From an optimization exercise on the open Yosys and OpenROAD flow, aimed at small area; shortcuts taken in it are not production practice. At most, simulation tests tie the RTL to the original design; equivalence was not proved. The series may have gaps, and a smaller design here may also do less where the tests do not look. Only the layout flow was run in run 3; the RTL was not checked for function there. Power is estimated from default activity; no workload was simulated.

Fig. 1: run 1, top view of the die
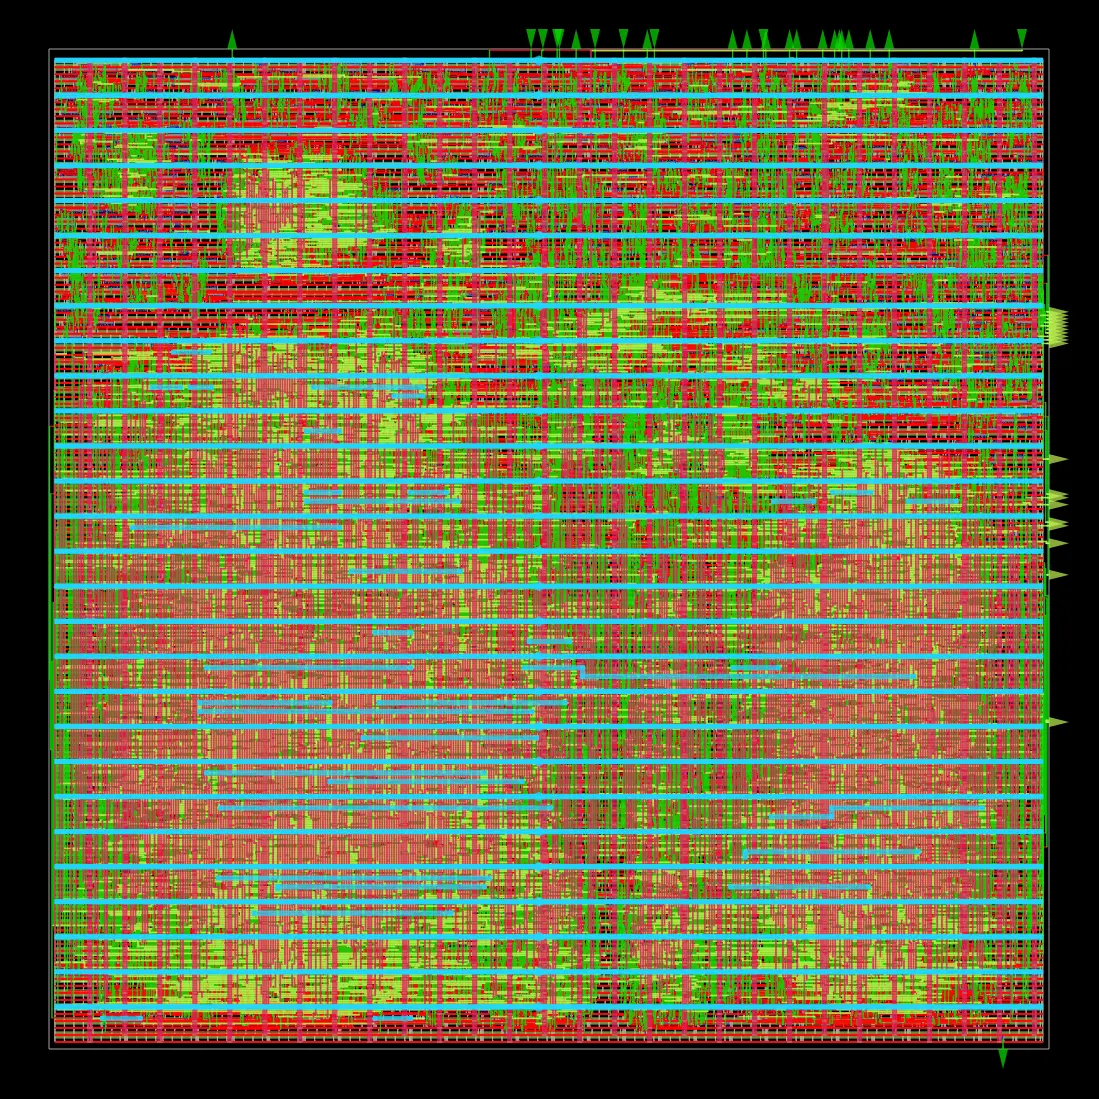
Fig. 2: run 1, port wiring
Bar = 100 um.
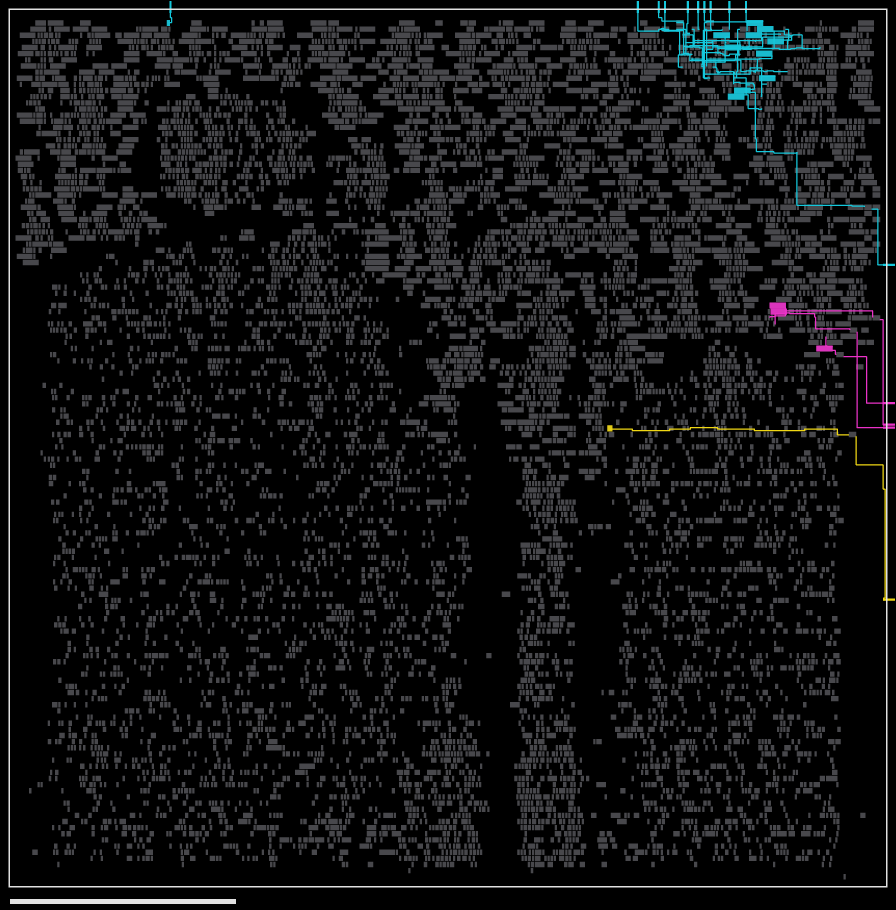
Fig. 3: run 1, clock network drawn from the DEF
Bar = 100 um.
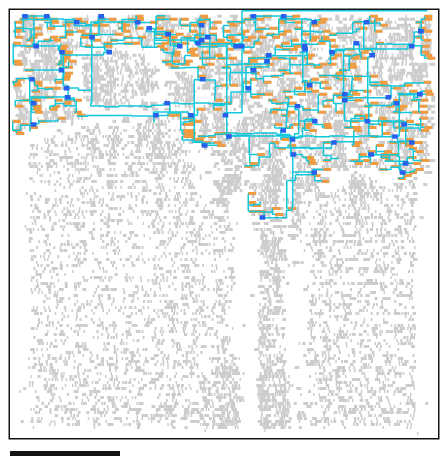
## flow/design.v in outline (module list and top-level ports)
// module algoritmo: 19 lines
// module rom_cars: 3789 lines
// module cars_x: 16 lines
// module musica: 71 lines
// module lfev: 11 lines
// module lfsq: 14 lines
// module lfnote: 15 lines
// module decoder: 26 lines
// module rom_f1: 551 lines
// module rom_09: 2139 lines
// module rom_B: 446 lines
// module rom_linea: 26 lines
// module rom_A: 393 lines
// module plan: 220 lines
// module tdiv: 16 lines
// module carpos: 10 lines
module plan(
input clock, rst, up,down,right,left,reset,start,on,
output reg [2:0 ] red,
output reg [2:0 ] green,
output reg [1:0 ] blue,
output hsync,
output vsync,
output [10:0] count,
output reg [6:0] seg,
output reg [2:0] bas,
output led,
output reg inicio, encendido,
output DOT, audio
);
  // ...
==> flow/run.sh <==
#!/bin/bash
# synth_recipe.tcl (not shown) runs the flow's synth.tcl, then flattens the netlist and writes it again
# the make line also repeats each setting of config.mk as NAME=value (left out here)
make -C /OpenROAD-flow-scripts/flow DESIGN_CONFIG=/design/flow/config.mk WORK_HOME=/design/flow/orfs CLKGATE_MAP_FILE= SYNTH_SCRIPT=/design/flow/synth_recipe.tcl finish
==> flow/config.mk <==
export PLATFORM = sky130hd
export DESIGN_NAME = plan
export DESIGN_NICKNAME = plan
export VERILOG_FILES = /design/flow/design.v
export SDC_FILE = /design/flow/constraint.sdc
export NUM_CORES = 4
export LEC_CHECK = 0
export ABC_AREA = 1
export CAP_MARGIN = 20
export CORE_MARGIN = 2
export CORE_UTILIZATION = 33
export CTS_BUF_LIST = sky130_fd_sc_hd__clkbuf_8
export PLACE_DENSITY = 0.42
export SLEW_MARGIN = 20
export SYNTH_MEMORY_MAX_BITS = 131072
==> flow/constraint.sdc <==
create_clock -name core_clock -period 20.0 [get_ports {clock}]
set_input_delay 4.0000 -clock core_clock [delete_from_list [all_inputs] [get_ports {clock}]]
set_output_delay 4.0000 -clock core_clock [all_outputs]
set_load 0.01 [all_outputs]
==> run notes, run 1 <==
- Post-synth EDFFs: 8
- Run status: finished clean
- CTS tree: done
- Max_cap viols: 0
- Hold Path Cell Cnt: 2
- PwrDens: 39.29 nW/um^2
- Main flop type after synthesis: dfxtp_1
- Area Growth Syn to Fin: 9.020%
- Hold Path Class: flip-flop to flip-flop
- Comb pwr share: 20.3%
- Met2 wire len: 154.0 mm
- Net Switching: 718.1 uW
- Seq pwr share: 43.0%
- Sw Share: 34.47%
- Fmax: 95.52 MHz
- Top cell type's share of synthesized area: 17.16%
- Tightest Pin Transition: 1367 ps
- Tcrit/Tclk final: 52.35%
- Gr usage total: 52.24%
- Met1 usage: 55.05%
- CP arrival: 10,870 ps
- Via count: 73,177
- Worst IR drop on VDD: 0.05351 mV
- Core Util, Final: 36.34%
- Reg clk slew, reported paths: 60 ps
- Rel. slew slack: 8.500%
- Initial cell density of the core: 33.33%
- Die span in y: 387.9 um
- Synth top area cells: dfxtp_1 (17%), nand2_1 (17%), nor2_1 (8.4%)
- Die ar.: 150,500 sq um
- Internal power: 1365 uW
- Critical path class: flip-flop to flip-flop
- Cell taking the most area after synthesis: dfxtp_1
- Largest net degree at the start of global routing: 110
- Post-Syn Area per Cell: 5.631 sq um
- Worst hold margin: 410.3 ps
- Commonest cells in the netlist: nand2_1 (2,178), nor2_1 (1,085), inv_1 (1,070)
- Pleak: 0.02479 uW
- Clk buf depth: 3
- Critical Path Sink Type: flip-flop
- Most common cell in the netlist: nand2_1
- Synth Warn #: 28
- Layout fillers: 16,379
- Setup TNS: 0 ps
- Chip width: 387.9 um
- Worst R2R Path Depth: 41
- DR vias/cell: 6.874
- Largest register FFs: 16
## Picture notes: Fig. 1
Post-Route WL: 402.8 mm
Core Rows: 140

## Picture notes: Fig. 2
legend:
  yellow:
    port: `vsync`
    bits: 1
    direction: output
    edge: right
    end_cells: 1
    buffers: 1
    wire: 199 um
  cyan:
    port: `count`
    bits: 11
    direction: output
    edge: 10 top, 1 right
    end_cells: 11
    buffers: 10
    wire: 989 um
  magenta:
    port: `red`
    bits: 3
    direction: output
    edge: right
    end_cells: 3
    buffers: 3
    wire: 252 um
port bufs: 41
num ports: 45

## Picture notes: Fig. 3
legend:
  cyan:
    item: clock wires
    length: 6,640 um
  orange:
    item: flip-flops
    count: 425
  blue:
    item: clock-net drivers
    count: 67
routed clock nets: 68
clock power share: 36.7%
Worst Skew: 89.54 ps
P_clk: 764 uW
Clock Latency Late Sink: 740 ps

==> run 1: power by group through the flow <==
stage               Clock, uW  Sequential (uW)  Combinational [uW]
finish                    764              897                 422
global route              824              899                 426
CTS                       786              896                 371
detailed placement          0              915                 370
global placement            0              913                 374
floorplan                   0              909                 216
==> run 1: layout by cell type, fill, tap and decap left out, types with 57 or more instances in the layout <==
| master | netlist | layout |
|---|---|---|
| nand2_1 | 2178 | 2173 |
| nand4_1 | 149 | 149 |
| ha_1 | 241 | 241 |
| buf_4 | 40 | 203 |
| a21oi_1 | 547 | 546 |
| inv_1 | 1070 | 1088 |
| o211ai_1 | 109 | 109 |
| nor2_1 | 1085 | 1078 |
| diode_2 | 0 | 78 |
| a31oi_1 | 79 | 79 |
| clkbuf_8 | 0 | 85 |
| o21ai_1 | 66 | 76 |
| dfxtp_1 | 417 | 414 |
| o22ai_1 | 57 | 57 |
| nand3_1 | 778 | 776 |
| nor3_1 | 191 | 189 |
| o21ai_0 | 601 | 590 |
==> run 1: worst max-delay path: cells and delay by family (launching register included) <==
family                   cells  cell delay (ps)
adder cells (fa/ha/maj)      3             1560
buffers and inverters        7             2540
AO/OA/AOI/OAI                6             1350
flip-flops                   1              660
AND/OR/NAND/NOR             24             3750
XOR/XNOR                     1              190
==> run 1: kinds of logic after synthesis <==
| kind of cell | after synthesis | share of synthesized area [%] |
|---|---|---|
| simple gates | 4615 | 40.56 |
| compound gates | 1780 | 21.42 |
| buf+inv | 1475 | 12.05 |
| flops | 425 | 17.66 |
| fa+ha+maj | 254 | 6.735 |
| xor+xnor | 85 | 1.546 |
| other cells | 2 | 0.01544 |
| mux | 1 | 0.02058 |
==> run 1: through the flow <==
stage / instances / area [sq um] / worst slack (ps)
after floorplan: 8638 / 48640 / 12650
after global placement: 10443 / 51370 / 10310
after detailed placement: 10444 / 51390 / 10450
after CTS: 10559 / 52720 / 10370
after global routing: 10599 / 52910 / 9586
final: 10645 / 53020 / 9531
==> run 1: layout make-up <==
cell class | count | area (sq um) | share of cell area [%]
diodes | 78 | 195.2 | 0.3681
clock buffers | 85 | 1170 | 2.206
clock inverters | 30 | 168.9 | 0.3186
inverters | 1124 | 4227 | 7.971
multi-input cells | 6738 | 34260 | 64.62
flip-flops and latches | 425 | 8592 | 16.20
well taps | 1917 | 2399 | 4.524
repair buffers | 248 | 2007 | 3.785
Fig. 4: run 1, power grid
Pins as bars on the die edge. Tap cells in grey.
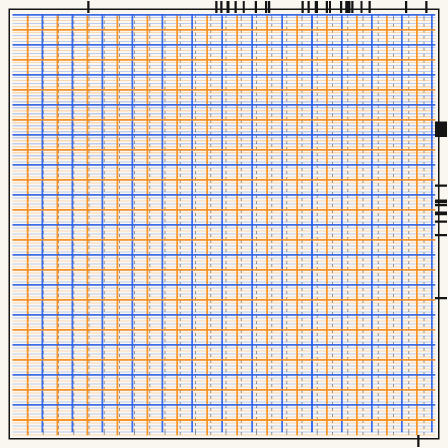

==> run 1 -> run 2 <==
--- a/flow/config.mk
+++ b/flow/config.mk
@@ -9,7 +9,6 @@
 export CAP_MARGIN = 20
 export CORE_MARGIN = 2
-export CORE_UTILIZATION = 33
-export CTS_BUF_LIST = sky130_fd_sc_hd__clkbuf_8
-export PLACE_DENSITY = 0.42
+export CORE_UTILIZATION = 25
+export PLACE_DENSITY = 0.35
 export SLEW_MARGIN = 20
 export SYNTH_MEMORY_MAX_BITS = 131072
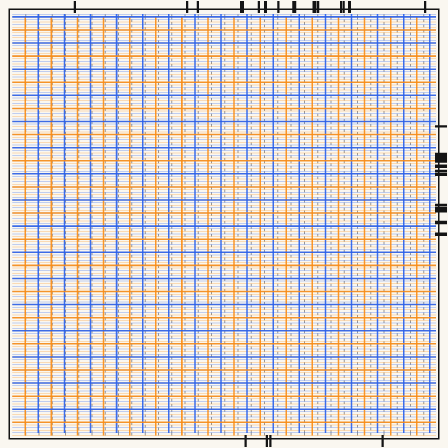
Fig. 5. Power grid (run 2).
Pins as bars on the die edge. Tap cells in grey.
legend:
  orange:
    net: VSS
  blue:
    net: VDD
met5 straps: 32
rows: 161
chip width: 445.1 um
worst IR drop on VDD: 0.05607 mV
Core ar.: 193,000 sq um
die span in y: 445.1 um

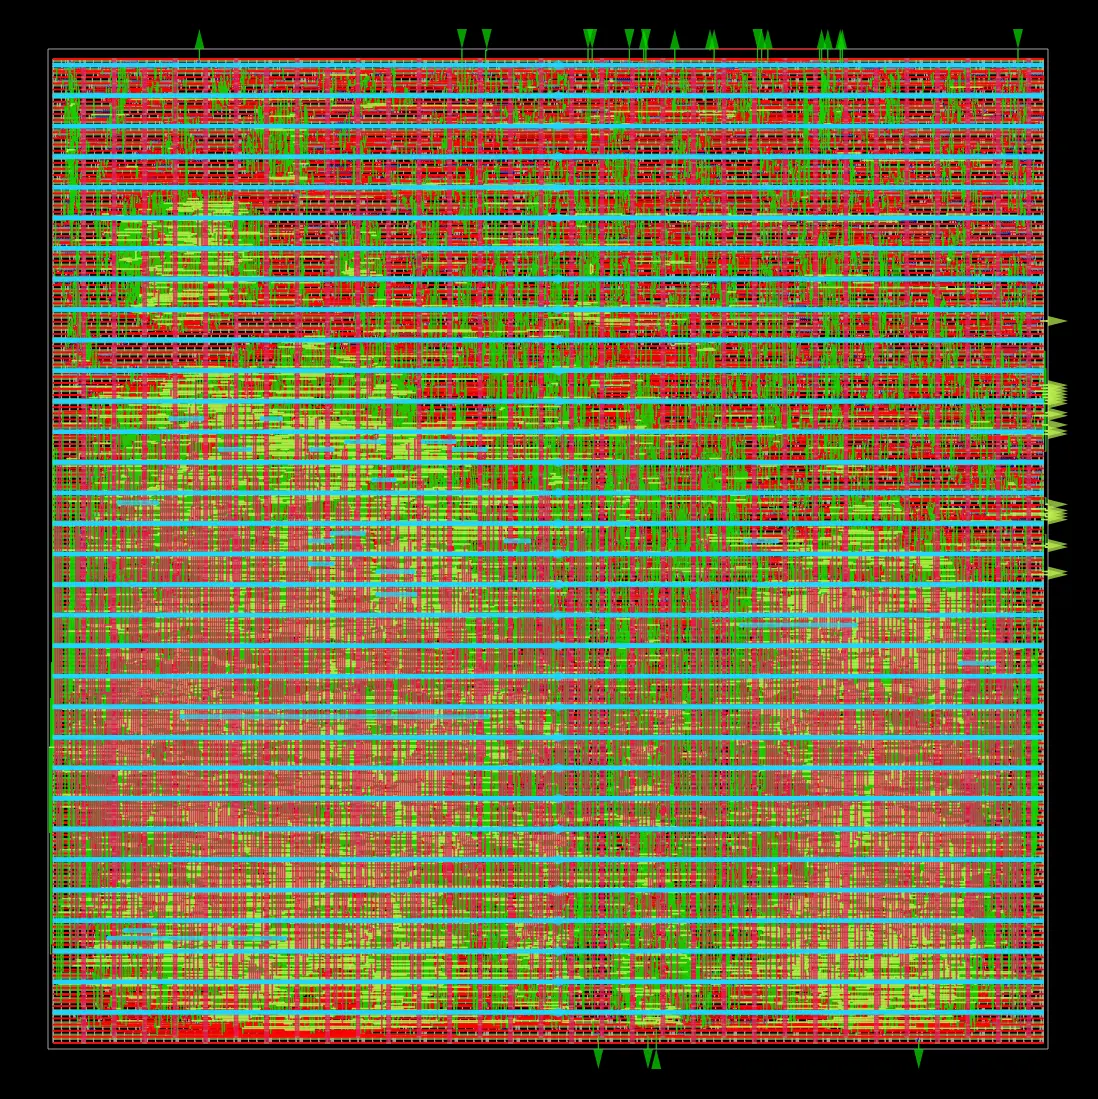
Fig. 6. Top view of the die (run 2).
Core Util, Final: 28.10%
Post-Route WL: 437.5 mm
fin area: 54,230 sq um
final cell count without fillers: 11,224
Die ar.: 198,100 sq um

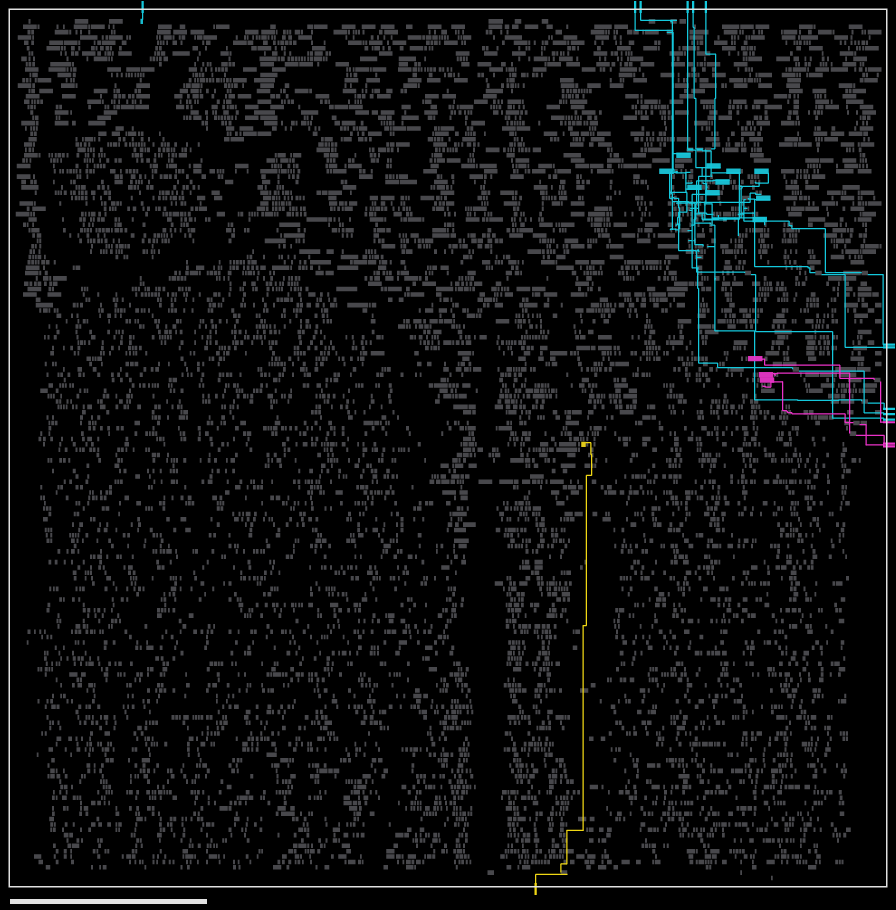
Fig. 7. Port wiring (run 2).
Bar = 100 um.
legend:
  yellow:
    port: `vsync`
    bits: 1
    direction: output
    edge: bottom
    end_cells: 1
    buffers: 1
    wire: 259 um
  cyan:
    port: `count`
    bits: 11
    direction: output
    edge: 6 top, 5 right
    end_cells: 11
    buffers: 10
    wire: 1,940 um
  magenta:
    port: `red`
    bits: 3
    direction: output
    edge: right
    end_cells: 3
    buffers: 3
    wire: 276 um

==> run 2 against run 1 <==
Against the previous run: still clean on timing, DRC and antenna; die area grew 32%; core utilization shrank 8.2 points; combinational power is essentially flat; total power grew 8.7%; global-route usage shrank 9.5 points; final area grew 2.3%; critical path depth grew 1; critical path type unchanged.
==> run notes, run 2 <==
- Run status: finished clean
- Cts hold-fix bufs: 0
- CTS tree: done
- Mapped cell area: 48,640 sq um
- First-pass GRT wire length: 583.2 mm
- Sequential cell area fraction in the yosys report: 17.66%
- Yosys cell types: 79
- Initial antenna violation count: 79
- Commonest cells in the netlist: nand2_1 (2,178), nor2_1 (1,085), inv_1 (1,070)
- Flop and latch count out of synthesis: 425
- PwrDens: 41.76 nW/um^2
- Drt first pass iters: 10
- Vias in the first global route: 64,861
- Post-synth EDFFs: 8
- Final critical-path required period: 10,500 ps
- Final slew viol count: 0
- Antenna Nets Post-Route: 0
- Final Hold Violating Endpoints: 0
- Worst path most repeated cell: nand2_1
- Worst reg-to-reg setup slack: 9500 ps
- Hold Path Cell Cnt: 2
- Max incr delay on CP: 830 ps
- Total grt overflow: 0
- Initial cell density of the core: 25.20%
- Clk buf depth: 3
- Clock Latency Late Sink: 640 ps
- Routed WL per cell: 38.98 um
- Final setup viols: 0
- H-tree depth: 2
- Post-Syn Area per Cell: 5.631 sq um
- CP arrival: 10,850 ps
- Synth Warn #: 28
- Most common cell in the netlist: nand2_1
- Port bufs: 41
- Placed cell area: 52,320 sq um
- RSZ-0062 raised after global routing: no
- Critical Path Sink Type: flip-flop
- Initial drt markers: 11,536
- Most common cell after layout, fill and taps aside: nand2_1
- Rel. slew slack: 12.61%
- Tcrit/Tclk final: 52.52%
- GP Congestion: 1.183
- Post-cts sizing count: 0
- Pleak: 0.02494 uW
- Top cell type's share of synthesized area: 17.16%
- Synth top area cells: dfxtp_1 (17%), nand2_1 (17%), nor2_1 (8.4%)
- Setup TNS: 0 ps
- Max stage delay cell, worst path: nor2_1
- # DRC: 0
- Largest register FFs: 16
- Root Driver: clkbuf_16
- Worst R2R Path Depth: 42
- Main flop type after synthesis: dfxtp_1
- Tightest Pin Transition: 1306 ps
- Max Fanout on Critical Path: 26
- Pwr Total: 2265 uW
- CTS Sinks: 425
- Crit path required time: 20,350 ps
- Nets: 8,867
- Gr usage total: 42.71%
- Setup bufs post-CTS: 0
- Via count: 70,356
- Reg clk slew, reported paths: 70 ps
- Cells after Synth: 8,637
- Synth async-reset ratio: 0%
- Fmax: 95.20 MHz
- Worst Skew: 39.58 ps
- Cell taking the most area after synthesis: dfxtp_1
- Leading cell types in the layout, fill and taps excluded: nand2_1 (2,173), nor2_1 (1,074), inv_1 (1,065)
- Core Rows: 161
- Hpwl dp: 328.1 mm
- Max_cap viols: 0
- Num ports: 45
- Layout cells sized above 1: 5.866%
- Area Growth Syn to Fin: 11.51%
- CTS buffer count: 47
- Critical path class: flip-flop to flip-flop
- DR vias/cell: 6.268
- Hold Path Class: flip-flop to flip-flop
- Largest net degree at the start of global routing: 64
- Critical Path Source Type: flip-flop
-- run 2: kinds of logic after synthesis --
kind of cell / count (synthesis) / synth area share (%)
XOR/XNOR: 85 / 1.546
flip-flops: 425 / 17.66
multiplexers: 1 / 0.02058
AND/OR/NAND/NOR: 4615 / 40.56
adder cells (fa/ha/maj): 254 / 6.735
AO/OA/AOI/OAI: 1780 / 21.42
buffers and inverters: 1475 / 12.05
other: 2 / 0.01544
-- run 2: power breakdown --
group | internal [uW] | leakage [uW] | switching [uW]
logic | 92.6 | 0.0207 | 332
registers | 878 | 0.00347 | 18.6
clock network | 536 | 0.000798 | 407
-- run 2: worst max-delay path: cells and delay by family (launching register included) --
kind	cells	cell delay (ps)
buf+inv	11	2750
simple gates	25	5640
fa+ha+maj	3	890
flops	1	310
compound gates	3	480
-- run 2: final cells by class --
class / instances / area, sq um
clock inverters: 24 / 347.8
repair buffers: 268 / 2152
flip-flops and latches: 425 / 8592
diodes: 55 / 137.6
multi-input cells: 6738 / 34300
well taps: 2526 / 3161
inverters: 1124 / 4228
clock buffers: 64 / 1320
fillers: 22396 / 138700
-- run 2: metrics by stage --
step / hold WS, ps / setup slack (ps) / std cells / util, %
2_1_floorplan: 391.7 / 12650 / 8638 / -
3_3_place_gp: 403.8 / 10470 / 11073 / 27.09
3_5_place_dp: 398.9 / 10650 / 11075 / 27.11
4_1_cts: 414.3 / 10570 / 11163 / 27.98
5_1_grt: 440.0 / 9207 / 11178 / 28.04
6_report: 419.6 / 9496 / 11224 / 28.10
-- run 2: metal layers --
metal | vias up | share of wire [%] | GRT usage, %
li1 | 28819 | - | -
met1 | 33251 | 36 | 47.48
met2 | 5984 | 40 | 60.83
met3 | 2260 | 13 | 19.66
met4 | 42 | 11 | 37.75
met5 | - | 0.11 | 0.9524
Fig. 8: run 2, clock network drawn from the DEF
Bar = 100 um.
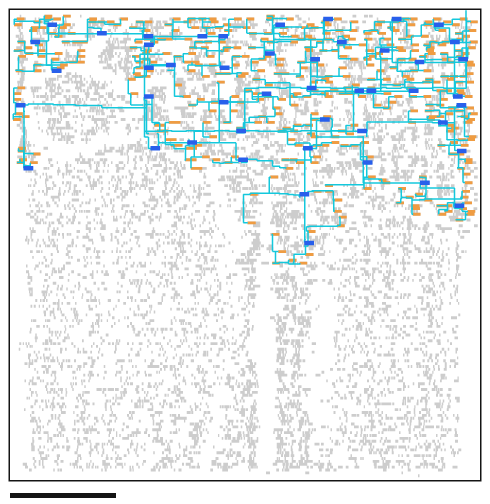

==> run 3: too many edits to list; what changed since run 2 <==
flow/design.v: 7772 -> 13679 lines; modules unchanged: 2
  cpo: new, 1393 lines
  boton: new, 282 lines
  botones: new, 264 lines
  carroamarillo: new, 998 lines
  carroazul: new, 910 lines
  carrogris: new, 1226 lines
  carrorojo_vino: new, 1184 lines
  carrorosa: new, 1192 lines
  reloj: new, 21 lines
  contador_mux: new, 23 lines
  controlM: new, 20 lines
  do2: new, 16 lines
  do3: new, 16 lines
  f1_principal: new, 1286 lines
  fa2: new, 16 lines
  estado_alonso: new, 980 lines
  frecuenciaDisplay: new, 18 lines
  la1: new, 16 lines
  la2: new, 16 lines
  letras: new, 821 lines
  linea_carro: new, 293 lines
  mi2: new, 16 lines
  mute: new, 16 lines
  nivel1: new, 128 lines
  nivel2: new, 128 lines
  nivel3: new, 128 lines
  nivel4: new, 128 lines
  nombre: new, 1210 lines
  pruebacodigo: new, 20 lines
  re1: new, 16 lines
  and 15 more new or edited modules
  removed: rom_cars, cars_x, musica, lfev, lfsq, lfnote, rom_f1, rom_09, rom_B, rom_linea, rom_A, tdiv, carpos
==> module nivel2 as of run 3 <==
module nivel2(input clk, input rst, output [7:0] sel, output [13:0] h, output reg nota
    );
contador_mux contador(.clk(clk), .out(sel), .control(1'b0), .rst(rst));
do2 d2 (.clock_in(clk), .rst(rst), .clock_out(h[0]));
do3 d3(.clock_in(clk), .rst(rst), .clock_out(h[1]));
fa2 f2 (.clock_in(clk), .rst(rst), .clock_out(h[2]));
la1 l1 (.clock_in(clk), .rst(rst), .clock_out(h[3]));
la2 l2 (.clock_in(clk), .rst(rst), .clock_out(h[4]));
mi2 m2 (.clock_in(clk), .rst(rst), .clock_out(h[5]));
re2 r2 (.clock_in(clk), .rst(rst), .clock_out(h[6]));
reb2 rb2 (.clock_in(clk), .rst(rst), .clock_out(h[7]));
reb3 rb3 (.clock_in(clk), .rst(rst), .clock_out(h[8]));
sib2 sb2 (.clock_in(clk), .rst(rst), .clock_out(h[9]));
sol2 s2(.clock_in(clk), .rst(rst), .clock_out(h[10]));
mute m (.clock_in(clk), .rst(rst), .clock_out(h[11]));
re1 r1 (.clock_in(clk), .rst(rst), .clock_out(h[12]));
re3 r3 (.clock_in(clk), .rst(rst), .clock_out(h[13]));
always @ (*)
begin
case (sel)
			8'd0:
				begin
					nota = h[6]; 
				end
			8'd1:
				begin
					nota = h[6];				
				end
			8'd2:
				begin
					nota = h[6];				
				end
			8'd3:
				begin
					nota = h[6];				
				end
			8'd4:
				begin
					nota = h[6];				
				end
			8'd5:
				begin
					nota = h[5]; 
				end
			8'd6:
				begin
					nota = h[2]; 
				end
			8'd7:
				begin
					nota = h[2];				
				end
			8'd8:
				begin
					nota = h[2];					
				end
			8'd9:
				begin
					nota = h[2];				
				end
			8'd10:
				begin
					nota = h[2];					
				end
			8'd11:
				begin
					nota = h[11];	 
				end
			8'd12:
				begin
					nota = h[4];  
				end
			8'd13:
				begin
					nota = h[4];			
				end
			8'd14:
				begin
					nota = h[10]; 
				end				
			8'd15:
				begin
					nota = h[10];				
				end
			8'd16:
				begin
					nota = h[10];				
				end
			8'd17:
				begin
					nota = h[4]; 
				end
			8'd18:
				begin
					nota = h[0]; 
				end
			8'd19:
				begin
					nota = h[0];				
				end
			8'd20:
				begin
					nota = h[0];				
				end				
			8'd21:
				begin
					nota = h[0];				
				end	
			8'd22:
				begin
					nota = h[0];					
				end
			8'd23:
				begin
					nota = h[11]; 
				end
			8'd24:
				begin
					nota = h[6]; 
				end
			8'd25:
				begin
					nota = h[6];	 
				end
			default: nota = 1'b0;
endcase 
end
endmodule
==> module reb2 as of run 3 <==
module reb2 (input clock_in, input rst, output reg clock_out);
reg [27:0]  counter;
parameter DIVISOR = 28'd1805;
always @(posedge clock_in)
begin
if (rst) begin
counter <= 28'd0;
clock_out <= 1'b0;
end else begin
counter <= counter + 28'd1;
if (counter >=(DIVISOR-1))
counter <= 28'd0;
clock_out <= (counter<DIVISOR/2)?1'b1:1'b0;
end
end
endmodule
==> module pruebacodigo as of run 3 <==
module pruebacodigo(clk, rst, r);
input clk, rst;
output reg r;
reg [31:0] z;
parameter y = 32'd25000;
always @(posedge clk)
begin
if (rst) begin
z <= 32'd0;
r <= 1'b0;
end else begin
z <= z + 1;
if (z == y)
begin
z <=0;
r <= ~r;
end
end
end
endmodule
==> module nivel4 as of run 3 <==
module nivel4(input clk, input rst, output [7:0] sel, output [13:0] h, output reg nota
    );
contador_mux contador(.clk(clk), .out(sel), .control(1'b0), .rst(rst));
do2 d2 (.clock_in(clk), .rst(rst), .clock_out(h[0]));
do3 d3(.clock_in(clk), .rst(rst), .clock_out(h[1]));
fa2 f2 (.clock_in(clk), .rst(rst), .clock_out(h[2]));
la1 l1 (.clock_in(clk), .rst(rst), .clock_out(h[3]));
la2 l2 (.clock_in(clk), .rst(rst), .clock_out(h[4]));
mi2 m2 (.clock_in(clk), .rst(rst), .clock_out(h[5]));
re2 r2 (.clock_in(clk), .rst(rst), .clock_out(h[6]));
reb2 rb2 (.clock_in(clk), .rst(rst), .clock_out(h[7]));
reb3 rb3 (.clock_in(clk), .rst(rst), .clock_out(h[8]));
sib2 sb2 (.clock_in(clk), .rst(rst), .clock_out(h[9]));
sol2 s2(.clock_in(clk), .rst(rst), .clock_out(h[10]));
mute m (.clock_in(clk), .rst(rst), .clock_out(h[11]));
re1 r1 (.clock_in(clk), .rst(rst), .clock_out(h[12]));
re3 r3 (.clock_in(clk), .rst(rst), .clock_out(h[13]));
always @ (*)
begin
case (sel)
			8'd0:
				begin
					nota = h[4];					
				end
			8'd1:
				begin
					nota = h[4];				
				end
			8'd2:
				begin
					nota = h[8]; 
				end
			8'd3:
				begin
					nota = h[8];					
				end
			8'd4:
				begin
					nota = h[8];					
				end
			8'd5:
				begin
					nota = h[11]; 
				end
			8'd6:
				begin
					nota = h[2]; 
				end
			8'd7:
				begin
					nota = h[6];					
				end
			8'd8:
				begin
					nota = h[2];				
				end
			8'd9:
				begin
					nota = h[4];					
				end
			8'd10:
				begin
					nota = h[5]; 
				end
			8'd11:
				begin
					nota = h[7];				
				end
			8'd12:
				begin
					nota = h[4]; 
				end
			8'd13:
				begin
					nota = h[8];					
				end
			8'd14:
				begin
					nota = h[13]; 
				end
			8'd15:
				begin
					nota = h[13];				
				end
			8'd16:
				begin
					nota = h[13];				
				end
			8'd17:
				begin
					nota = h[11]; 
				end
			8'd18:
				begin
					nota = h[12]; 
				end
			8'd19:
				begin
					nota = h[12];					
				end
			8'd20:
				begin
					nota = h[12];					
				end
			8'd21:
				begin
					nota = h[2];   
				end
			8'd22:
				begin
					nota = h[6];  
				end
			8'd23:
				begin
					nota = h[3];   
				end
			8'd24:
				begin
					nota = h[6];   
				end
			8'd25:
				begin
					nota = h[2];  
				end
			default: nota = 1'b0;
endcase 
end
endmodule
==> module la1 as of run 3 <==
module la1 (input clock_in, input rst, output reg clock_out);
reg [27:0]  counter;
parameter DIVISOR = 28'd2273;
always @(posedge clock_in)
begin
if (rst) begin
counter <= 28'd0;
clock_out <= 1'b0;
end else begin
counter <= counter + 28'd1;
if (counter >=(DIVISOR-1))
counter <= 28'd0;
clock_out <= (counter<DIVISOR/2)?1'b1:1'b0;
end
end
endmodule
==> module re2 as of run 3 <==
module re2 (input clock_in, input rst, output reg clock_out);
reg [27:0]  counter;
parameter DIVISOR = 28'd1704;
always @(posedge clock_in)
begin
if (rst) begin
counter <= 28'd0;
clock_out <= 1'b0;
end else begin
counter <= counter + 28'd1;
if (counter >=(DIVISOR-1))
counter <= 28'd0;
clock_out <= (counter<DIVISOR/2)?1'b1:1'b0;
end
end
endmodule
==> module do2 as of run 3 <==
module do2 (input clock_in, input rst, output reg clock_out);
reg [27:0]  counter;
parameter DIVISOR = 28'd1912;
always @(posedge clock_in)
begin
if (rst) begin
counter <= 28'd0;
clock_out <= 1'b0;
end else begin
counter <= counter + 28'd1;
if (counter >=(DIVISOR-1))
counter <= 28'd0;
clock_out <= (counter<DIVISOR/2)?1'b1:1'b0;
end
end
endmodule
==> module fa2 as of run 3 <==
module fa2 (input clock_in, input rst, output reg clock_out);
reg [27:0]  counter;
parameter DIVISOR = 28'd1433;
always @(posedge clock_in)
begin
if (rst) begin
counter <= 28'd0;
clock_out <= 1'b0;
end else begin
counter <= counter + 28'd1;
if (counter >=(DIVISOR-1))
counter <= 28'd0;
clock_out <= (counter<DIVISOR/2)?1'b1:1'b0;
end
end
endmodule
==> module la2 as of run 3 <==
module la2 (input clock_in, input rst, output reg clock_out);
reg [27:0]  counter;
parameter DIVISOR = 28'd1136;
always @(posedge clock_in)
begin
if (rst) begin
counter <= 28'd0;
clock_out <= 1'b0;
end else begin
counter <= counter + 28'd1;
if (counter >=(DIVISOR-1))
counter <= 28'd0;
clock_out <= (counter<DIVISOR/2)?1'b1:1'b0;
end
end
endmodule
==> module sib2 as of run 3 <==
module sib2 (input clock_in, input rst, output reg clock_out);
reg [27:0]  counter;
parameter DIVISOR = 28'd1073;
always @(posedge clock_in)
begin
if (rst) begin
counter <= 28'd0;
clock_out <= 1'b0;
end else begin
counter <= counter + 28'd1;
if (counter >=(DIVISOR-1))
counter <= 28'd0;
clock_out <= (counter<DIVISOR/2)?1'b1:1'b0;
end
end
endmodule
==> module controlM as of run 3 <==
module controlM(
input clk,
input rst,
input [2:0]selector,
output reg out
    );
wire n1, n2, n3, n4;
nivel1 level1 (.clk(clk), .rst(rst), .sel(), .h(), .nota(n1));
nivel2 level2 (.clk(clk), .rst(rst), .sel(), .h(), .nota(n2));
nivel3 level3 (.clk(clk), .rst(rst), .sel(), .h(), .nota(n3));
nivel4 level4 (.clk(clk), .rst(rst), .sel(), .h(), .nota(n4));
always @ (*)
case (selector)
		3'd0: out = n1;
		3'd1: out = n2;
		3'd2: out = n3;
		3'd3: out = n4;
		default: out = 1'b0;
	 endcase
endmodule
==> module reloj_calle as of run 3 <==
module reloj_calle(clk, rst, w,pausa,on);
input clk, rst,pausa,on;
output reg w;
reg [31:0] z;
parameter y = 32'd1000;
always @(posedge clk)
begin
if (rst) begin
z <= 32'd0;
w <= 1'b0;
end else begin
if(pausa && on)
z <= z + 1;
if (z == y)
begin
z <=0;
w <= ~w;
end
end
end
endmodule
==> module reb3 as of run 3 <==
module reb3 (input clock_in, input rst, output reg clock_out);
reg [27:0]  counter;
parameter DIVISOR = 28'd902;
always @(posedge clock_in)
begin
if (rst) begin
counter <= 28'd0;
clock_out <= 1'b0;
end else begin
counter <= counter + 28'd1;
if (counter >=(DIVISOR-1))
counter <= 28'd0;
clock_out <= (counter<DIVISOR/2)?1'b1:1'b0;
end
end
endmodule
==> module tiempo as of run 3 <==
module tiempo (input clock_in, input rst, output reg clock_out);
reg [27:0]  counter;
parameter DIVISOR = 28'd18200;
always @(posedge clock_in)
begin
if (rst) begin
counter <= 28'd0;
clock_out <= 1'b0;
end else begin
counter <= counter + 28'd1;
if (counter >=(DIVISOR-1))
counter <= 28'd0;
clock_out <= (counter<DIVISOR/2)?1'b1:1'b0;
end
end
endmodule
==> module sol2 as of run 3 <==
module sol2 (input clock_in, input rst, output reg clock_out);
reg [27:0]  counter;
parameter DIVISOR = 28'd1276;
always @(posedge clock_in)
begin
if (rst) begin
counter <= 28'd0;
clock_out <= 1'b0;
end else begin
counter <= counter + 28'd1;
if (counter >=(DIVISOR-1))
counter <= 28'd0;
clock_out <= (counter<DIVISOR/2)?1'b1:1'b0;
end
end
endmodule
==> module contador_mux as of run 3 <==
module contador_mux(clk, rst, out, control);
input clk, rst, control;
output reg [7:0]out;
wire clock_out;
reg clock_q;
tiempo tiempo (.clock_in(clk), .rst(rst), .clock_out(clock_out));
always @ (posedge clk)
begin
if (rst) begin
out <= 8'd0;
clock_q <= 1'b0;
end else begin
clock_q <= clock_out;
if (clock_out && !clock_q && control == 0)
begin
if(out < 25)
out <= out + 1;
else
out <= 8'd0;
end
end
end
endmodule
==> module reloj_2 as of run 3 <==
module reloj_2(clk, rst, g,on);
input clk, rst,on;
output reg g;
reg [31:0] z;
parameter y = 32'd1000;
always @(posedge clk)
begin
if (rst) begin
z <= 32'd0;
g <= 1'b0;
end else begin
if(on)
z <= z + 1;
if (z == y)
begin
z <=0;
g <= ~g;
end
end
end
endmodule
==> module nivel1 as of run 3 <==
module nivel1(input clk, input rst, output [7:0] sel, output [13:0] h, output reg nota
    );
contador_mux contador(.clk(clk), .out(sel), .control(1'b0), .rst(rst));
do2 d2 (.clock_in(clk), .rst(rst), .clock_out(h[0]));
do3 d3(.clock_in(clk), .rst(rst), .clock_out(h[1]));
fa2 f2 (.clock_in(clk), .rst(rst), .clock_out(h[2]));
la1 l1 (.clock_in(clk), .rst(rst), .clock_out(h[3]));
la2 l2 (.clock_in(clk), .rst(rst), .clock_out(h[4]));
mi2 m2 (.clock_in(clk), .rst(rst), .clock_out(h[5]));
re2 r2 (.clock_in(clk), .rst(rst), .clock_out(h[6]));
reb2 rb2 (.clock_in(clk), .rst(rst), .clock_out(h[7]));
reb3 rb3 (.clock_in(clk), .rst(rst), .clock_out(h[8]));
sib2 sb2 (.clock_in(clk), .rst(rst), .clock_out(h[9]));
sol2 s2(.clock_in(clk), .rst(rst), .clock_out(h[10]));
mute m (.clock_in(clk), .rst(rst), .clock_out(h[11]));
re1 r1 (.clock_in(clk), .rst(rst), .clock_out(h[12]));
re3 r3 (.clock_in(clk), .rst(rst), .clock_out(h[13]));
always @ (*)
begin
case (sel)
			8'd0:
				begin
					nota = h[6];   
				end
			8'd1:
				begin
					nota = h[2];  
				end
			8'd2:
				begin
					nota = h[6];   
				end
			8'd3:
				begin
					nota = h[3];   
				end
			8'd4:
				begin
					nota = h[6];  
				end
			8'd5:
				begin
					nota = h[2];  
				end
			8'd6:
				begin
					nota = h[6];  
				end
			8'd7:
				begin
					nota = h[3];   
				end
			8'd8:
				begin
					nota = h[6];  
				end
			8'd9:
				begin
					nota = h[2];   
				end
			8'd10:
				begin
					nota = h[0];   
				end
			8'd11:
				begin
					nota = h[3];   
				end
			8'd12:
				begin
					nota = h[0];  
				end
			8'd13:
				begin
					nota = h[2];  
				end
			8'd14:
				begin
					nota = h[0];  
				end
			8'd15:
				begin
					nota = h[3];  
				end
			8'd16:
				begin
					nota = h[0];  
				end
			8'd17:
				begin
					nota = h[5];  
				end
			8'd18:
				begin
					nota = h[7]; 	 
				end
			8'd19:
				begin
					nota = h[3];   
				end
			8'd20:
				begin
					nota = h[7];   
				end
			8'd21:
				begin
					nota = h[5];   
				end
			8'd22:
				begin
					nota = h[7];  
				end
			8'd23:
				begin
					nota = h[3]; 
				end
			8'd24:
				begin
					nota = h[7]; 
				end
			8'd25:
				begin
					nota = h[5];   
				end
			default: nota = 1'b0;
endcase 
end
endmodule
==> module reloj_3 as of run 3 <==
module reloj_3(clk, rst, l,on);
input clk, rst,on;
output reg l;
reg [31:0] z;
parameter y = 32'd500;
always @(posedge clk)
begin
if (rst) begin
z <= 32'd0;
l <= 1'b0;
end else begin
if(on)
z <= z + 1;
if (z == y)
begin
z <=0;
l <= ~l;
end
end
end
endmodule
==> module mi2 as of run 3 <==
module mi2 (input clock_in, input rst, output reg clock_out);
reg [27:0]  counter;
parameter DIVISOR = 28'd1517;
always @(posedge clock_in)
begin
if (rst) begin
counter <= 28'd0;
clock_out <= 1'b0;
end else begin
counter <= counter + 28'd1;
if (counter >=(DIVISOR-1))
counter <= 28'd0;
clock_out <= (counter<DIVISOR/2)?1'b1:1'b0;
end
end
endmodule
==> module reloj_displays as of run 3 <==
module reloj_displays (input clock_in, input rst, output reg clock_out);
reg [31:0]  counter;
parameter DIVISOR = 32'd1000;
always @(posedge clock_in)
begin
if (rst) begin
counter <= 32'd0;
clock_out <= 1'b0;
end else begin
counter <= counter + 32'd1;
if (counter >=(DIVISOR-1))
counter <= 32'd0;
clock_out <= (counter<DIVISOR/2)?1'b1:1'b0;
end
end
endmodule
==> module do3 as of run 3 <==
module do3 (input clock_in, input rst, output reg clock_out);
reg [27:0]  counter;
parameter DIVISOR = 28'd956;
always @(posedge clock_in)
begin
if (rst) begin
counter <= 28'd0;
clock_out <= 1'b0;
end else begin
counter <= counter + 28'd1;
if (counter >=(DIVISOR-1))
counter <= 28'd0;
clock_out <= (counter<DIVISOR/2)?1'b1:1'b0;
end
end
endmodule
==> module re3 as of run 3 <==
module re3 (input clock_in, input rst, output reg clock_out);
reg [27:0]  counter;
parameter DIVISOR = 28'd851;
always @(posedge clock_in)
begin
if (rst) begin
counter <= 28'd0;
clock_out <= 1'b0;
end else begin
counter <= counter + 28'd1;
if (counter >=(DIVISOR-1))
counter <= 28'd0;
clock_out <= (counter<DIVISOR/2)?1'b1:1'b0;
end
end
endmodule
==> module reloj_5 as of run 3 <==
module reloj_5(clk, rst, q,on);
input clk, rst,on;
output reg q;
reg [31:0] z;
parameter y = 32'd1500;
always @(posedge clk)
begin
if (rst) begin
z <= 32'd0;
q <= 1'b0;
end else begin
if(on)
z <= z + 1;
if (z == y)
begin
z <=0;
q <= ~q;
end
end
end
endmodule
==> module mute as of run 3 <==
module mute (input clock_in, input rst, output reg clock_out);
reg [27:0]  counter;
parameter DIVISOR = 28'd0;
always @(posedge clock_in)
begin
if (rst) begin
counter <= 28'd0;
clock_out <= 1'b0;
end else begin
counter <= counter + 28'd1;
if (counter >=(DIVISOR-1))
counter <= 28'd0;
clock_out <= (counter<DIVISOR/2)?1'b1:1'b0;
end
end
endmodule
==> module frecuenciaDisplay as of run 3 <==
module frecuenciaDisplay(clock_in,rst,y);
input clock_in, rst;
output reg y;
reg [17:0]z;
parameter w=18'd250;
always@(posedge clock_in)
begin
if (rst) begin
z<=18'd0;
y<=1'b0;
end else begin
z<=z+18'd1;
if(z>=(w-1))
z<=18'd0;
y<=(z<w/2)?1'b1:1'b0;
end
end
endmodule
--- a/flow/config.mk
+++ b/flow/config.mk
@@ -6,9 +6,8 @@
 export NUM_CORES = 4
 export LEC_CHECK = 0
-export ABC_AREA = 1
 export CAP_MARGIN = 20
 export CORE_MARGIN = 2
 export CORE_UTILIZATION = 25
-export PLACE_DENSITY = 0.35
+export PLACE_DENSITY = 0.4
 export SLEW_MARGIN = 20
 export SYNTH_MEMORY_MAX_BITS = 131072
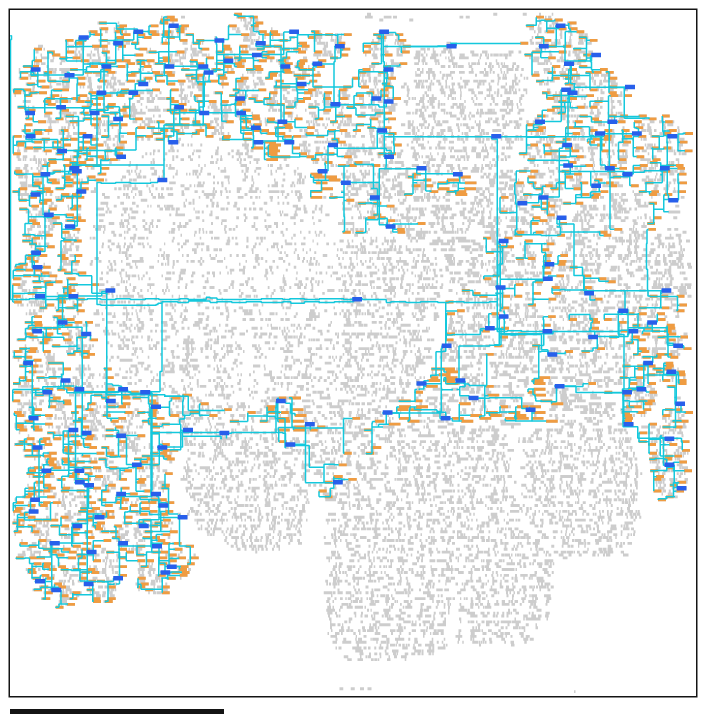
Fig. 9. Clock network drawn from the DEF (run 3).
Bar = 200 um.
legend:
  blue:
    item: clock-net drivers
    count: 170
  cyan:
    item: clock wires
    length: 22.9 mm
  orange:
    item: flip-flops
    count: 1,410
routed clock nets: 171
P_clk: 3150 uW
Clock Latency Late Sink: 960 ps
clock power share: 49.7%
Worst Skew: 114.0 ps

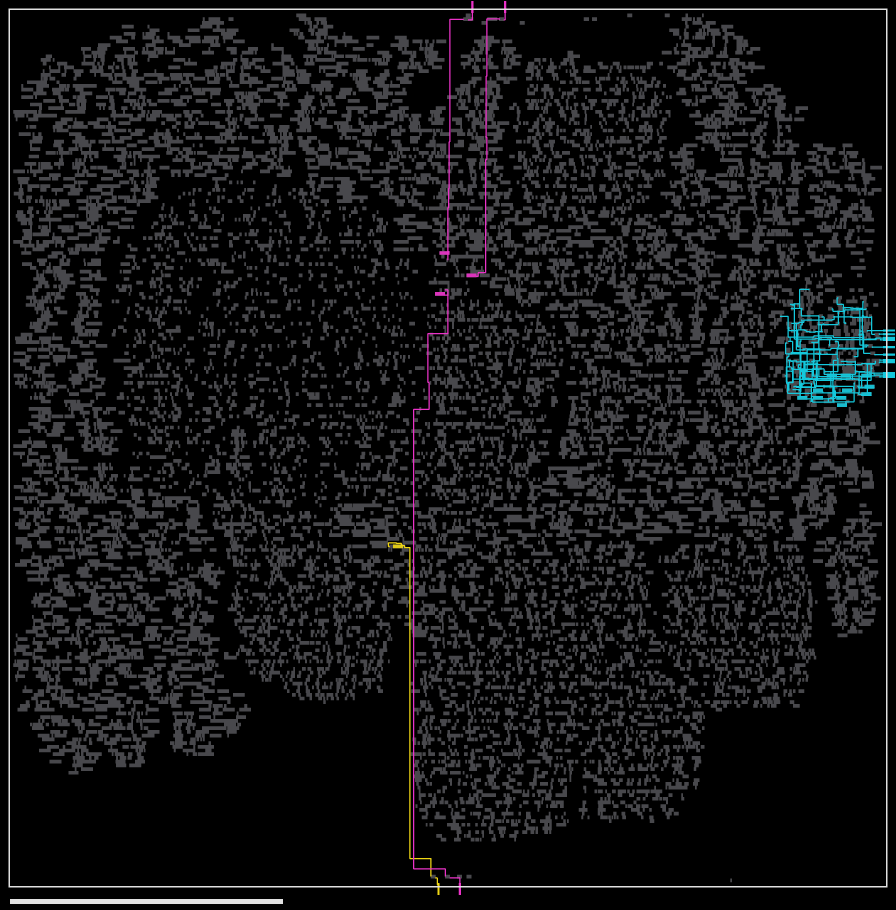
Fig. 10. Port wiring (run 3).
Bar = 200 um.
legend:
  yellow:
    port: `vsync`
    bits: 1
    direction: output
    edge: bottom
    end_cells: 1
    buffers: 1
    wire: 287 um
  cyan:
    port: `count`
    bits: 11
    direction: output
    edge: right
    end_cells: 11
    buffers: 14
    wire: 2,050 um
  magenta:
    port: `red`
    bits: 3
    direction: output
    edge: 2 top, 1 bottom
    end_cells: 3
    buffers: 3
    wire: 911 um

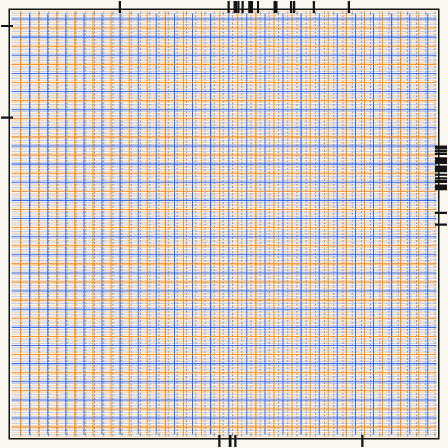
Fig. 11. Power grid (run 3).
Pins as bars on the die edge. Tap cells in grey.
legend:
  blue:
    net: VDD
  orange:
    net: VSS
met5 straps: 46
signal pins: 45
tap cells: 5,428
met4 straps: 46
rows: 234

==> run 3 against run 2 <==
Against the previous run: still clean; clock-buffer cell count up 161; first-iteration DRC count up 40%; flip-flop and latch count up 985; routed wire length up 30%; clock power rose to 3.3 times the previous value; global-route usage down 16 points; critical path type is now flip-flop to primary output.
==> run notes, run 3 <==
- Final critical-path required period: 8006 ps
- Max Fanout on Critical Path: 5
- Mapped cell area: 101,700 sq um
- Yosys cell types: 112
- Setup TNS: 0 ps
- Synth top area cells: dfxtp_1 (26%), nor2_1 (6.8%), a21oi_1 (6.5%)
- WL met1: 236.7 mm
- Chip width: 641.8 um
- Final Hold Violating Endpoints: 0
- Worst reg-to-reg setup slack: 12,160 ps
- Hold Path Class: flip-flop to flip-flop
- Final setup viols: 0
- Most common cell after layout, fill and taps aside: nor2_1
- Max incr delay on CP: 640 ps
- Synth Warn #: 48
- Reg clk slew, reported paths: 60 ps
- Post-cts sizing count: 0
- Met2 wire len: 232.3 mm
- WL met3: 58.70 mm
- Commonest cells in the netlist: nor2_1 (1,844), nand2_1 (1,507), dfxtp_1 (1,335)
- Tcrit/Tclk final: 40.03%
- WP buf/inv: 3
- Initial antenna violation count: 42
- Kind of cell adding the most delay to the critical path: compound AO/OA/AOI/OAI gates
- RSZ-0062 raised after global routing: no
- Initial drt markers: 16,095
- Cell taking the most area after synthesis: dfxtp_1
- Pleak: 0.04125 uW
- Rel. slew slack: 11.97%
- Crit path required time: 16,000 ps
- Seq pwr share: 45.8%
- Critical path class: flip-flop to primary output
- Tightest Pin Transition: 1316 ps
- Nets: 14,723
- PwrDens: 54.18 nW/um^2
- Cells after Synth: 14,153
- Worst path most repeated cell: nor2_1
- Fmax: 124.9 MHz
- Comb pwr share: 4.6%
- Hold Path Cell Cnt: 1
- Leading cell types in the layout, fill and taps excluded: nor2_1 (1,820), nand2_1 (1,503), dfxtp_1 (1,319)
- Clk buf depth: 4
- Die ar.: 411,900 sq um
- CTS tree: done
- Max_cap viols: 0
- Flop and latch count out of synthesis: 1,410
- Max stage delay cell, worst path: clkdlybuf4s50_1
- H-tree depth: 4
- Post-synth EDFFs: 75
- Largest net degree at the start of global routing: 106
- Pwr Total: 6344 uW
- Drt first pass iters: 9
- Num ports: 45
- Die span in y: 641.8 um
- First-pass GRT wire length: 812.0 mm
- CTS buffer count: 170
- Core ar.: 405,500 sq um
- Internal power: 4789 uW
- Most common cell in the netlist: nor2_1
- Final slew viol count: 0
- Cts hold-fix bufs: 0
- Critical Path Sink Type: primary output
- Layout fillers: 44,892
- Sw Share: 24.51%
- Area Growth Syn to Fin: 15.12%
- # DRC: 0
- Critical Path Source Type: flip-flop
- Max Used Layer: met5
- CTS Sinks: 1,410
- Routed WL per cell: 28.63 um
- Layout cells sized above 1: 7.120%
- Post-Syn Area per Cell: 7.186 sq um
- Via count: 116,280
- GP Congestion: 1.098
- Synth async-reset ratio: 0%
- Total grt overflow: 0
- Initial cell density of the core: 25.08%
- Main flop type after synthesis: dfxtp_1
- Vias in the first global route: 108,943
- Critical Path, Cell by Cell: inv_1 -> ha_1 -> nor2_1 -> nor2_1 -> a21oi_1 -> o21ai_0 -> a222oi_1 -> o211ai_1 -> nand3_1 -> o21ai_0 -> buf_4 -> nor2_1 -> a211oi_1 -> clkdlybuf4s50_1
- Antenna Nets Post-Route: 0
- Net Switching: 1555 uW
- Setup bufs post-CTS: 0
- Core Rows: 234
- Root Driver: clkbuf_16
- Port bufs: 42
- Hpwl dp: 399.0 mm
- Worst R2R Path Depth: 20
- Sequential cell area fraction in the yosys report: 28.49%
- Worst IR drop on VDD: 0.06009 mV
- CP arrival: 4010 ps
- CP Depth: 14
- DR vias/cell: 5.845
- Post-Route WL: 569.5 mm
- Top cell type's share of synthesized area: 26.28%
- Gr usage total: 26.25%
- Run status: finished clean
-- run 3: changes by cell type in the layout (fill, tap and decap cells not counted), moves of 490 or more --
| cell | change |
|---|---|
| conb_1 | +490 |
| nand2_1 | -670 |
| a21oi_1 | +765 |
| nor2_1 | +746 |
| o21ai_0 | +588 |
| dfxtp_1 | +905 |
| inv_1 | -763 |
-- run 3: final cells by class --
type,count,area [sq um],share of cell area [%]
multi-input combinational,11879,70370,60.10
sequential,1410,29020,24.79
tap,5428,6792,5.801
clock buffer,225,4711,4.024
timing repair buffer,510,3953,3.376
inverter,320,1202,1.027
clock inverter,80,928.4,0.7929
antenna,42,105.1,0.08977
-- run 3: power groups by stage --
| stage | combinational, uW | clock (uW) | sequential, uW |
|---|---|---|---|
| floorplan | 162 | 0 | 2960 |
| global placement | 280 | 0 | 2970 |
| detailed placement | 277 | 0 | 2970 |
| CTS | 278 | 3280 | 2900 |
| global route | 309 | 3390 | 2910 |
| finish | 291 | 3150 | 2900 |
-- run 3: per-stage QoR --
step	std cells	hold WS [ps]	instance area, sq um	setup slack [ps]	utilization, %
6_report	19894	427.1	117100	11990	28.87
5_1_grt	19862	448.7	117000	11630	28.85
4_1_cts	19850	430.4	116900	11810	28.83
3_5_place_dp	19545	425.9	111300	12540	27.44
3_3_place_gp	19541	420.6	111200	12670	27.43
2_1_floorplan	14644	405.0	103500	13660	-
-- run 3: kinds of logic (layout without fill, tap and decap cells) --
group	Yosys count	count (layout)	synth area share (%)
muxes	97	97	1.176
buffers and inverters	1355	1135	5.088
adders and majority gates	426	426	5.307
AOI/OAI and AO/OA	4688	4688	29.18
and+or+nand+nor	5457	5457	24.52
xor gates and xnor gates	718	718	6.234
other	2	535	0.007384
DFF	1410	1410	28.49
-- run 3: per-layer routing --
metal  track usage (%)  vias to the layer above
met1             34.15                    55558
met3             7.239                     2003
li1                  -                    51799
met5           0.04625                        -
met2             38.26                     6896
met4             16.08                       24

-- separate check: timing with driven ports --
In the flow no input, the clock included, has a driving cell. The finished layouts below were timed again as built, in two steps.
Step 1 (the two cells are an assumption about what drives the block):
set clk [get_ports {clock}]
set_driving_cell -lib_cell sky130_fd_sc_hd__clkbuf_16 $clk
set_driving_cell -lib_cell sky130_fd_sc_hd__buf_2 [delete_from_list [all_inputs] $clk]
Step 2, shift: input delay + t, output delay - t, t = (earliest + latest rising clock arrival at the registers) / 2. This alone moves slack from input paths to output paths.
Slacks: no drivers / after step 1 / after step 2; pairs: no drivers / after step 1.
run	shift t [ns]	setup WS [ns]	slew at the worst register clock pin (ns)	worst slew at a driven data input, ns
run 1	0.754	9.531 / 9.531 / 9.531	0.08 / 0.08	0.07
run 2	0.695	9.496 / 9.496 / 9.496	0.07 / 0.07	0.07
run 3	1.019	11.994 / 11.881 / 12.163	0.10 / 0.10	0.19
After both steps every run listed still meets setup and hold.
